Context: an optimization exercise on an open-source flow, tuned for a short achievable clock period and few clock cycles. The choices shown serve that exercise and are no tape-out recipe.
Only simulation tests tie the RTL to the original design; equivalence was not proved.
Power is estimated from default activity; no workload was simulated.

File: flow/flow/run.sh
#!/bin/bash
set -euo pipefail
bash standard.sh SETUP_SLACK_MARGIN=8 finish > standard_flow.log 2>&1
File: flow/standard.sh
#!/bin/bash
# synth_recipe.tcl (not shown) runs the flow's synth.tcl, then flattens the netlist and writes it again
# the make line also repeats each setting of config.mk as NAME=value (left out here)
make -C /OpenROAD-flow-scripts/flow DESIGN_CONFIG=/design/flow/config.mk WORK_HOME=/design/flow/orfs CLKGATE_MAP_FILE= SYNTH_SCRIPT=/design/flow/synth_recipe.tcl "${@:-finish}"
File: flow/config.mk
export PLATFORM = sky130hd
export DESIGN_NAME = open_risc_v
export DESIGN_NICKNAME = open_risc_v
export VERILOG_FILES = /design/flow/design.v
export SDC_FILE = /design/flow/constraint.sdc
export NUM_CORES = 4
export LEC_CHECK = 0
export CAP_MARGIN = 20
export CORE_MARGIN = 2
export CORE_UTILIZATION = 30
export PLACE_DENSITY = 0.45
export SLEW_MARGIN = 20
File: flow/constraint.sdc
create_clock -name core_clock -period 12.0 [get_ports {clk}]
set_input_delay 2.4000 -clock core_clock [delete_from_list [all_inputs] [get_ports {clk}]]
set_output_delay 2.4000 -clock core_clock [all_outputs]
set_load 0.01 [all_outputs]
File: flow/design.v
module open_risc_v(
	input  wire 		  clk   		,
	input  wire 		  rst		    ,
	input  wire [31:0]    inst_i		,
	output wire [31:0]    inst_addr_o	,
	output  wire 	   	  mem_rd_req_o		,
	output  wire [31:0]   mem_rd_addr_o		,
	input	wire [31:0]	  mem_rd_data_i		,
	output  wire	 	  mem_wr_req_o		,
	output  wire  [3:0]   mem_wr_sel_o		,
	output  wire  [31:0]  mem_wr_addr_o		,
	output  wire  [31:0]  mem_wr_data_o
);
	integer i;
	function [32:0] ks_carry;
		input [31:0] a, b;
		input        cin;
		reg   [31:0] g, p;
		integer d, j;
		begin
			g = a & b;
			p = a ^ b;
			g[0] = g[0] | (p[0] & cin);
			for (d = 1; d < 32; d = d * 2)
				for (j = 31; j >= d; j = j - 1) begin
					g[j] = g[j] | (p[j] & g[j-d]);
					p[j] = p[j] & p[j-d];
				end
			ks_carry = {g, cin};
		end
	endfunction
	function [31:0] ks_add;
		input [31:0] a, b;
		input        cin;
		reg   [32:0] c;
		begin
			c = ks_carry(a, b, cin);
			ks_add = a ^ b ^ c[31:0];
		end
	endfunction
	reg [31:0] pc;           
	reg [31:0] pcN;          
	reg [31:0] pcD;
	reg        fpredD;       
	reg        dkill;        
	reg [1:0]  drop_cnt;     
	reg [31:0] rf [1:31];
	reg        vE;
	reg [1:0]  waitE;
	reg [31:0] op1E, op2E, immE, linkE, pcE;
	reg        mdE;          
	reg [8:0]  rselE;        
	reg        subE, sraE;
	reg [2:0]  f3E;
	reg        sh0E, sh1E;   
	reg        brE, jalrE, ldE, stE, ldstE, wenE, predE, fpredE;
	reg [4:0]  rdE, rs1E, rs2E;
	reg        u1E, u2E;
	reg        mrd_req;
	reg [31:0] mrd_addr;
	reg        mwr_req;
	reg [3:0]  mwr_sel;
	reg [31:0] mwr_addr;
	reg [31:0] mwr_data;
	reg        wenM;
	reg [4:0]  rdM;
	reg [2:0]  f3M;
	reg [1:0]  a10M;
	reg        wenW;
	reg [4:0]  rdW;
	reg [2:0]  f3W;
	reg [1:0]  a10W;
	reg        btb_v   [0:3];
	reg [29:0] btb_tag [0:3];
	reg [29:0] btb_tgt [0:3];
	reg [1:0]  btb_ptr;
	reg        ins_req;
	reg [29:0] ins_tag, ins_tgt;
	assign inst_addr_o   = pc;
	assign mem_rd_req_o  = mrd_req;
	assign mem_rd_addr_o = mrd_addr;
	assign mem_wr_req_o  = mwr_req;
	assign mem_wr_sel_o  = mwr_sel;
	assign mem_wr_addr_o = mwr_addr;
	assign mem_wr_data_o = mwr_data;
	wire [31:0] pcI = ~pcN;
	reg        btb_hit;
	reg [29:0] btb_out;
	always @(*) begin
		btb_hit = 1'b0;
		btb_out = 30'b0;
		for (i = 0; i < 4; i = i + 1)
			if (btb_v[i] && btb_tag[i] == pcI[31:2]) begin
				btb_hit = 1'b1;
				btb_out = btb_out | btb_tgt[i];
			end
	end
	wire [31:0] md = mem_rd_data_i;
	wire [7:0]  lb = a10W[1] ? (a10W[0] ? md[31:24] : md[23:16]) : (a10W[0] ? md[15:8] : md[7:0]);
	wire [15:0] lh = a10W[1] ? md[31:16] : md[15:0];
	reg  [31:0] ldv;
	always @(*) begin
		case (f3W[1:0])
			2'b00:   ldv = {{24{lb[7] & ~f3W[2]}}, lb};
			2'b01:   ldv = {{16{lh[15] & ~f3W[2]}}, lh};
			default: ldv = md;
		endcase
	end
	wire [31:0] v1 = op1E;
	wire [31:0] v2 = op2E;
	wire execE = vE & (waitE == 2'd0);
	wire [31:0] addv = ks_add(v1, v2, 1'b0);
	wire [31:0] subv = ks_add(v1, ~v2, 1'b1);
	wire [31:0] sum  = subE ? subv : addv;
	wire [32:0] cmpc = ks_carry(v1, ~v2, 1'b1);
	wire        ltu  = ~cmpc[32];
	wire        lts  = (v1[31] ^ v2[31]) ? v1[31] : ltu;
	wire        eq   = v1 == v2;
	wire [31:0] sll  = v1 << v2[4:0];
	wire [31:0] srl  = v1 >> v2[4:0];
	wire [31:0] sra  = $signed(v1) >>> v2[4:0];
	wire [31:0] res  = ({32{rselE[0]}} & sum)
	                 | ({32{rselE[1]}} & {31'b0, lts})
	                 | ({32{rselE[2]}} & {31'b0, ltu})
	                 | ({32{rselE[3]}} & (v1 ^ v2))
	                 | ({32{rselE[4]}} & (v1 | v2))
	                 | ({32{rselE[5]}} & (v1 & v2))
	                 | ({32{rselE[6]}} & sll)
	                 | ({32{rselE[7]}} & (sraE ? sra : srl))
	                 | ({32{rselE[8]}} & linkE);
	wire [31:0] aguB = mdE ? md : v1;
	wire [31:0] agu  = ks_add(aguB, immE, 1'b0);       
	wire [31:0] jtgt = ks_add(v1, immE, 1'b0);         
	wire [31:0] btgt = ks_add(pcE, immE, 1'b0);        
	wire cond  = f3E[2] ? (f3E[1] ? ltu : lts) : eq;
	wire taken = cond ^ f3E[0];
	wire shortE = ~predE & (sh0E | (sh1E & ~fpredD));
	wire redirE = execE & ((brE & (taken ^ predE) & ~shortE) | jalrE);
	wire sqD    = execE & brE & taken & ~predE & sh1E & ~fpredD;
	wire [31:0] redir_pc = jalrE ? {jtgt[31:1], 1'b0} : (taken ? btgt : linkE);
	wire aluWr = execE & wenE & ~ldE;
	wire [31:0] inst = inst_i;
	wire [4:0]  opc  = inst[6:2];
	wire [2:0]  f3   = inst[14:12];
	wire [4:0]  rd   = inst[11:7];
	wire [4:0]  rs1  = inst[19:15];
	wire [4:0]  rs2  = inst[24:20];
	wire isLUI   = opc == 5'b01101;
	wire isAUIPC = opc == 5'b00101;
	wire isJAL   = opc == 5'b11011;
	wire isJALR  = opc == 5'b11001;
	wire isBR    = opc == 5'b11000;
	wire isLD    = opc == 5'b00000;
	wire isST    = opc == 5'b01000;
	wire isOPI   = opc == 5'b00100;
	wire isOP    = opc == 5'b01100;
	wire dv = ~dkill & (drop_cnt == 2'd0);
	wire uses1 = isOP | isOPI | isLD | isST | isBR | isJALR;
	wire uses2 = isOP | isST | isBR;
	wire wenD  = (isLUI | isAUIPC | isJAL | isJALR | isOP | isOPI | isLD) & (rd != 5'd0);
	wire ldst  = isLD | isST;
	wire [31:0] immI = {{20{inst[31]}}, inst[31:20]};
	wire [31:0] immS = {{20{inst[31]}}, inst[31:25], inst[11:7]};
	wire [31:0] immB = {{19{inst[31]}}, inst[31], inst[7], inst[30:25], inst[11:8], 1'b0};
	wire [31:0] immJ = {{11{inst[31]}}, inst[31], inst[19:12], inst[20], inst[30:21], 1'b0};
	wire [31:0] immU = {inst[31:12], 12'b0};
	wire [32:0] cB    = ks_carry({19'b0, pcD[12:0]}, {19'b0, immB[12:0]}, 1'b0);
	wire [31:0] sB    = {19'b0, pcD[12:0]} ^ {19'b0, immB[12:0]} ^ cB[31:0];
	wire [32:0] cJ    = ks_carry({11'b0, pcD[20:0]}, {11'b0, immJ[20:0]}, 1'b0);
	wire [31:0] sJ    = {11'b0, pcD[20:0]} ^ {11'b0, immJ[20:0]} ^ cJ[31:0];
	wire [18:0] hB    = pcD[31:13];
	wire [18:0] hBp   = ks_add({13'b0, hB}, 32'd1, 1'b0);
	wire [18:0] hBm   = ks_add({13'b0, hB}, 32'hffffffff, 1'b0);
	wire [10:0] hJ    = pcD[31:21];
	wire [10:0] hJp   = ks_add({21'b0, hJ}, 32'd1, 1'b0);
	wire [10:0] hJm   = ks_add({21'b0, hJ}, 32'hffffffff, 1'b0);
	wire [31:0] tgtB  = {(inst[31] == sB[13]) ? hB : (inst[31] ? hBm : hBp), sB[12:0]};
	wire [31:0] tgtJ  = {(inst[31] == sJ[21]) ? hJ : (inst[31] ? hJm : hJp), sJ[20:0]};
	wire [31:0] tgtD  = isJAL ? tgtJ : tgtB;
	wire [31:0] pcD4  = ks_add(pcD, 32'd4, 1'b0);
	wire [31:0] auipc = {ks_add({12'b0, pcD[31:12]}, {12'b0, inst[31:12]}, 1'b0), pcD[11:0]};
	wire same   = rs1 == rs2;
	wire r2zero = rs2 == 5'd0;
	reg  bstat;
	always @(*) begin
		if (same)
			bstat = (f3 == 3'b000) | (f3[2] & f3[0]);
		else if (r2zero && f3[2:1] == 2'b11)
			bstat = f3[0];
		else
			bstat = inst[31];
	end
	wire dtake = dv & ~fpredD & (isJAL | (isBR & bstat));
	wire [31:0] rfa [0:31];
	assign rfa[0] = 32'b0;
	genvar gi;
	generate
		for (gi = 1; gi < 32; gi = gi + 1) begin : rfrd
			assign rfa[gi] = rf[gi];
		end
	endgenerate
	wire [31:0] rf1 = rfa[rs1];
	wire [31:0] rf2 = rfa[rs2];
	function [4:0] srcsel;
		input [4:0] rs;
		input       u;
		input       eW, eLd;
		input [4:0] rdE_, rdM_, rdW_;
		input       wM, wW;
		input       agu_only, eLW, mLW;
		begin
			if (!u || rs == 5'd0)
				srcsel = 5'b0_00_00;
			else if (eW && rs == rdE_)
				srcsel = !eLd ? 5'b0_00_01 : ((agu_only && eLW) ? 5'b0_01_00 : 5'b0_10_00);
			else if (wM && rs == rdM_)
				srcsel = (agu_only && mLW) ? 5'b1_00_00 : 5'b0_01_00;
			else if (wW && rs == rdW_)
				srcsel = 5'b0_00_10;
			else
				srcsel = 5'b0_00_00;
		end
	endfunction
	wire eWrites = vE & wenE;
	wire eLW  = f3E == 3'b010;
	wire mLW  = f3M == 3'b010;
	wire [4:0] sel1 = srcsel(rs1, uses1, eWrites, ldE, rdE, rdM, rdW, wenM, wenW, isLD, eLW, mLW);
	wire [4:0] sel2 = srcsel(rs2, uses2, eWrites, ldE, rdE, rdM, rdW, wenM, wenW, 1'b0, eLW, mLW);
	wire [1:0] k1 = sel1[3:2];
	wire [1:0] k2 = sel2[3:2];
	wire [1:0] kD = (k1[1] | k2[1]) ? 2'd2 : {1'b0, k1[0] | k2[0]};
	wire       wD = k1[1] | k1[0] | k2[1] | k2[0];
	wire        rfs1 = sel1[1:0] == 2'b00;
	wire        rfs2 = ~isOPI & (sel2[1:0] == 2'b00);
	wire [31:0] oth1 = ({32{sel1[0]}} & res) | ({32{sel1[1]}} & ldv);
	wire [31:0] oth2 = isOPI ? immI : (({32{sel2[0]}} & res) | ({32{sel2[1]}} & ldv));
	wire [31:0] op1D = ({32{rfs1}} & rf1) | oth1;
	wire [31:0] op2D = ({32{rfs2}} & rf2) | oth2;
	wire alu = isOP | isOPI;
	wire [8:0] rselD;
	assign rselD[0] = alu & (f3 == 3'b000);
	assign rselD[1] = alu & (f3 == 3'b010);
	assign rselD[2] = alu & (f3 == 3'b011);
	assign rselD[3] = alu & (f3 == 3'b100);
	assign rselD[4] = alu & (f3 == 3'b110);
	assign rselD[5] = alu & (f3 == 3'b111);
	assign rselD[6] = alu & (f3 == 3'b001);
	assign rselD[7] = alu & (f3 == 3'b101);
	assign rselD[8] = isLUI | isAUIPC | isJAL | isJALR;
	wire hold = (dv & wD) | drop_cnt[1];
	wire [31:0] pc_seq = btb_hit ? {btb_out, 2'b00} : ks_add(pcI, 32'd4, 1'b0);
	wire [31:0] pc_nxt = (redirE | sqD) ? (redirE ? redir_pc : pc_seq) :
	                     (dtake ? tgtD : (hold ? pcI : pc_seq));
	always @(posedge clk) begin
		if (!rst) begin
			pc       <= 32'b0;
			pcN      <= 32'hffffffff;
			dkill    <= 1'b1;
			drop_cnt <= 2'd0;
			vE       <= 1'b0;
			waitE    <= 2'd0;
			mrd_req  <= 1'b0;
			mwr_req  <= 1'b0;
			wenM     <= 1'b0;
			wenW     <= 1'b0;
			ins_req  <= 1'b0;
			btb_ptr  <= 2'd0;
			for (i = 0; i < 4; i = i + 1)
				btb_v[i] <= 1'b0;
		end else begin
			pc    <= pc_nxt;
			pcN   <= ~pc_nxt;
			dkill <= redirE | (dtake & ~sqD);
			if (redirE | sqD)
				drop_cnt <= 2'd0;
			else if (dv)
				drop_cnt <= kD;
			else if (drop_cnt != 2'd0)
				drop_cnt <= drop_cnt - 2'd1;
			if (dv) begin
				vE    <= ~redirE & ~sqD;
				waitE <= kD;
			end else if (vE && waitE != 2'd0) begin
				waitE <= waitE - 2'd1;
			end else begin
				vE <= 1'b0;
			end
			mrd_req <= execE & ldE;
			mwr_req <= execE & stE;
			wenM    <= execE & ldE & wenE;
			wenW <= wenM & ~(aluWr && rdE == rdM);
			ins_req <= execE & brE & taken & ~fpredE & ~sh0E;
			if (ins_req) begin
				btb_v[btb_ptr]   <= 1'b1;
				btb_ptr          <= btb_ptr + 2'd1;
			end
		end
	end
	always @(posedge clk) begin
		pcD    <= pcI;
		fpredD <= btb_hit;
		if (dv) begin
			op1E  <= op1D;
			op2E  <= op2D;
			mdE   <= sel1[4];
			immE  <= isST ? immS : (isBR ? immB : immI);
			linkE <= isLUI ? immU : (isAUIPC ? auipc : pcD4);
			pcE   <= pcD;
			rselE <= rselD;
			subE  <= isOP & inst[30] & (f3 == 3'b000);
			sraE  <= inst[30];
			f3E   <= f3;
			brE   <= isBR;
			sh0E  <= immB[12:0] == 13'd4;
			sh1E  <= immB[12:0] == 13'd8;
			jalrE <= isJALR;
			ldE   <= isLD;
			stE   <= isST;
			ldstE <= ldst;
			wenE  <= wenD;
			rdE   <= rd;
			rs1E  <= rs1;
			rs2E  <= rs2;
			u1E   <= uses1;
			u2E   <= uses2;
			predE <= fpredD | dtake;
			fpredE <= fpredD;
		end else begin
			if (u1E && wenW && rdW == rs1E)
				op1E <= ldv;
			if (u2E && wenW && rdW == rs2E)
				op2E <= ldv;
			mdE <= (waitE == 2'd1) && ldE && u1E && wenM && rdM == rs1E && f3M == 3'b010;
		end
		mrd_addr <= agu;
		mwr_addr <= jtgt;
		case (f3E[1:0])
			2'b00: begin
				mwr_data <= {4{v2[7:0]}};
				mwr_sel  <= 4'b0001 << jtgt[1:0];
			end
			2'b01: begin
				mwr_data <= {2{v2[15:0]}};
				mwr_sel  <= jtgt[1] ? 4'b1100 : 4'b0011;
			end
			default: begin
				mwr_data <= v2;
				mwr_sel  <= 4'b1111;
			end
		endcase
		rdM  <= rdE;
		f3M  <= f3E;
		a10M <= agu[1:0];
		rdW  <= rdM;
		f3W  <= f3M;
		a10W <= a10M;
		ins_tag <= pcE[31:2];
		ins_tgt <= btgt[31:2];
		if (ins_req) begin
			btb_tag[btb_ptr] <= ins_tag;
			btb_tgt[btb_ptr] <= ins_tgt;
		end
	end
	always @(posedge clk) begin
		for (i = 1; i < 32; i = i + 1) begin
			if (!rst)
				rf[i] <= 32'b0;
			else if (aluWr && rdE == i[4:0])
				rf[i] <= res;
			else if (wenW && rdW == i[4:0])
				rf[i] <= ldv;
		end
	end
endmodule
==> images/detail.png <==
Window x 413 to 463, y 413 to 463 um. Cells in gray, sequential cells in the stronger gray; small squares are vias.
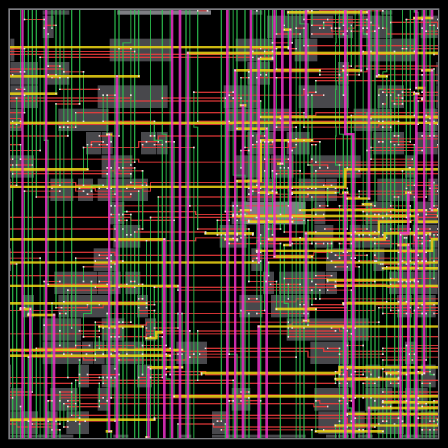
| color | layer |
|---|---|
| magenta | metal 4 |
| red | metal 1 |
| green | metal 2 |
| yellow | metal 3 |
sequential cells in the window: 1
most frequent: nand2_1 (11), o21ai_0 (11)
netlist names of flops here include: a10W (1)
cells with their middle in the window: 111

==> images/worst_path.png <==
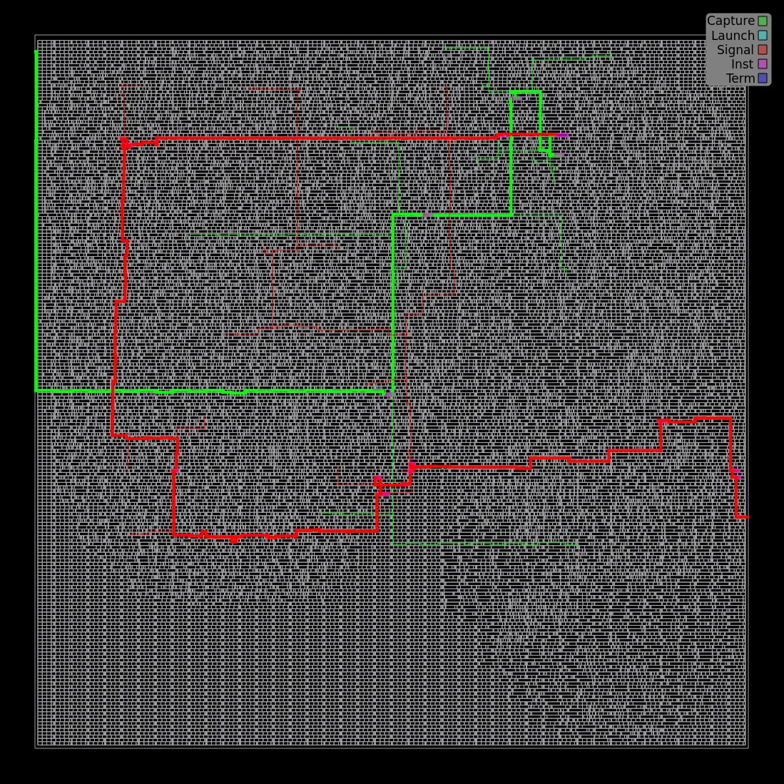
Final TNS setup: 0 ns
final worst-path setup slack: 7.24 ns
Final Core Density: 0.397

==> images/wires.png <==
(1 px per um)
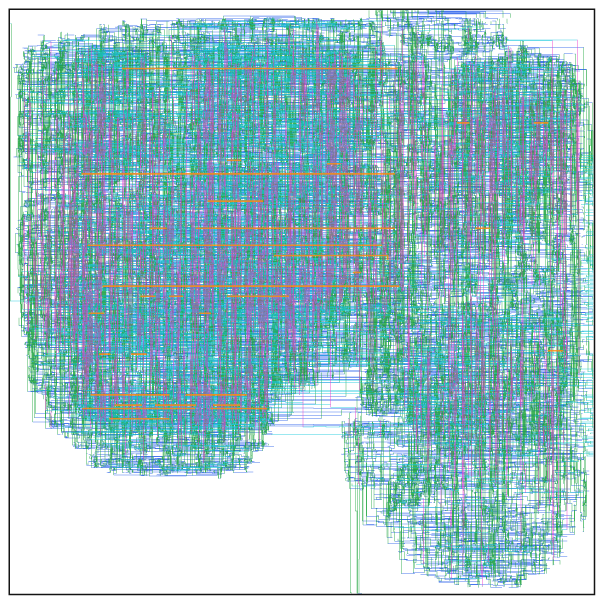
| color | layer | wire length |
|---|---|---|
| blue | metal 1 | 255 mm |
| cyan | metal 3 | 108 mm |
| magenta | metal 4 | 71.9 mm |
| orange | metal 5 | 2230 um |
| green | metal 2 | 276 mm |
via count: 119192
gr usage total: 0.394
drt total wl: 713 mm
Avg WL per Cell: 41.4 um

==> summary.md <==
| Metric | Value |
|---|---|
| Synthesized Nets | `roughly 12000` |
| Most used cell, CP | `buf_12` |
| Commonest non-fill, non-tap cells in the layout | `nor2_1, dfxtp_1, nand2_1` |
| Max Slew Vio Count | `0` |
| Register Area | `between 30000 and 40000 um2` |
| Synth warn | `2` |
| Status | `timing/DRC/antenna clean` |
| Core Footprint | `between 300000 and 400000 um2` |
| Worst-path cell chain | `buf_6 > buf_12 > buf_12 > buf_8 > nand2b_4 > buf_12 > nor2_4 > buf_12 > buf_8 > a22oi_1 > nand2_1 > nor2_2 > nand4_1 > o21ai_1 > o2111a_1 > a21oi_2` |
| Drt pass-1 iters | `17` |
| Synth Area in Compound Gates | `0.318` |
| Remaining DRCs | `0` |
| R2r endpoint | `pcN[24]` |
| Number of max-cap violations | `0` |
| Post-Place Cells | `15930` |
| Critical Path Stages | `16` |
| Final Power | `about 31 mW` |
| Vias in the first global route | `between 100k and 150k` |
| Final Critical Period | `4.76 ns` |
| Crit path to | `op2E[20]` |
| Cells on worst reg2reg path | `12` |
| Clock latency on the worst-skew pair | `1.02 ns` |
| Worst R2R Setup Slack | `7.54 ns` |
| DP Worst Slack | `around 4.6 ns` |
| Mean post-synth cell area | `8.32 um2` |
| CP delay by family, top | `buffers and inverters` |
| GRT busiest layer | `met2` |
| Layout Cells excl Fill | `17220` |
| Area growth from synthesis to layout | `31.5%` |
| Final nets | `between 10000 and 15000` |
| Die Width | `584 um` |
| Reg-to-Reg Start | `immE[0]` |
| Adder and majority cell fraction of the synthesized area | `0.0315` |
| Gpl congestion | `1.02` |
| First-pass GRT wire length | `between 900 and 1000 mm` |
| Hold Startpoint | `f3M[2]` |
| Post-CTS Setup Bufs | `573` |
| Pin count of the biggest net entering global routing | `133` |
| Routed Antenna Nets | `0` |
| Worst setup EP type | `flip-flop` |
| GRT met2 Usage | `0.540` |
| Clk sink count | `1705` |
| Combinational family with the most area after synthesis | `compound AO/OA/AOI/OAI gates` |
| Rows | `212` |
| CP arrival | `5.45 ns` |
| CTS hold repair buffers | `0` |
| Die H | `between 500 and 600 um` |
| Synth Register Bits | `1705` |
| Startpoint types | `input pin` |
| CTS tree | `done` |
| Worst Hold Depth | `0` |
| Post-CTS resize count | `1622` |
| Longest Clk Path Bufs | `4` |
| Grt met1 use | `0.468` |
| Hold EP | `f3W[2]` |
| Maximum vdd ir drop | `0.194 mV` |
| # port buffers | `between 150 and 200` |
| Fmax | `210 MHz` |
| Layout Skew | `0.106 ns` |
| Max incr delay on CP | `0.68 ns` |
| Beginning of the critical path | `inst_i[21]` |
| Top-count cell post-synth | `nor2_1` |
| Initial DRC count | `22067` |
| Final setup viols | `0` |
| Cts bufs inserted | `207` |
| Fraction of layout cells with a size suffix above 1 | `0.224` |
| Multi-input gate area | `between 60000 and 70000 um2` |
| Top cells by area, synth | `dfxtp_1, edfxtp_1, nor2_1` |
| Post-synth EDFFs | `421` |
| Crit path buf inv count | `7` |
| CTS clk-pin slew, worst paths | `0.06 ns` |
| Cell area after synthesis | `101000 um2` |
| Hold Slack | `0.359 ns` |
| Post-synthesis cell type count | `114` |
| Crit share post-route | `0.397` |
| Min-Delay Path Class | `flip-flop to flip-flop` |
| Crit path max-delay cell type | `nand4_1` |
| GR Util met3 | `0.185` |
| Initial antenna violation count | `between 80 and 90` |
| RSZ-0062 raised after global routing | `yes` |
| CP Class | `input pin to flip-flop` |
| I/O pin total | `200` |
Testbench counts, summed over its fixed seeds: cycles 67,206.
[metal layers]
metal / vias up / part of all wire
li1: 46759 / -
met1: 57636 / 0.36
met2: 11101 / 0.39
met3: 3636 / 0.15
met4: 60 / 0.10
met5: - / 0.0031
[power by group]
group / internal (mW) / switching [mW]
clock: 3.86 / 2.90
sequential: 6.80 / 0.960
combinational: 5.48 / 11.4
[area by class of cell]
type	count	share of cell area
timing repair buffer	1422	0.122
multi-input combinational	9038	0.486
sequential	1705	0.289
inverter	198	0.00672
clock buffer	294	0.0447
antenna	88	0.00166
tap	4387	0.0414
clock inverter	85	0.00834
timing repair inverter	3	0.000198
[flip-flops by register name (all words and copies together), names as in the netlist, 9 cells and up]
name      flops
pcN          32
pcD          32
btb_tag     120
mrd_addr     31
mwr_data     32
btb_tgt     120
ins_tag      30
op2E         32
mwr_addr     32
pcE          32
rf          992
op1E         32
linkE        32
rselE         9
pc           32
ins_tgt      30
immE         13
[cell families (layout without fill, tap and decap cells)]
family,Yosys count,after routing
mux,191,191
flops,1705,1705
xor+xnor,361,361
other cells,0,88
compound gates,4659,4671
simple gates,3559,3566
fa+ha+maj,249,249
buf+inv,1392,2002

## separate check: timing with driven ports
How much do the figures lean on ideal ports? The routed layout below was timed once more, with nothing changed but the port constraints.
Step 1, drivers: a clkbuf_16 drives clk and a buf_2 each remaining input, both assumed.
Step 2, shift: input delay + t, output delay - t, t = (earliest + latest rising clock arrival at the registers) / 2. This alone moves slack from input paths to output paths.
Three values: ideal ports, drivers, drivers and shift; two values: the first two.
t, ns: 1.065
setup slack, ns: 7.238 / 7.282 / 6.217
worst setup path at the end: input to register
slew at the worst register clock pin (ns): 0.08 / 0.08
worst data-port slew with drivers (ns): 0.26
After both steps this run still meets setup and hold. The setup slack of this run moves by +0.044 ns with the drivers and by -1.021 ns with both steps.
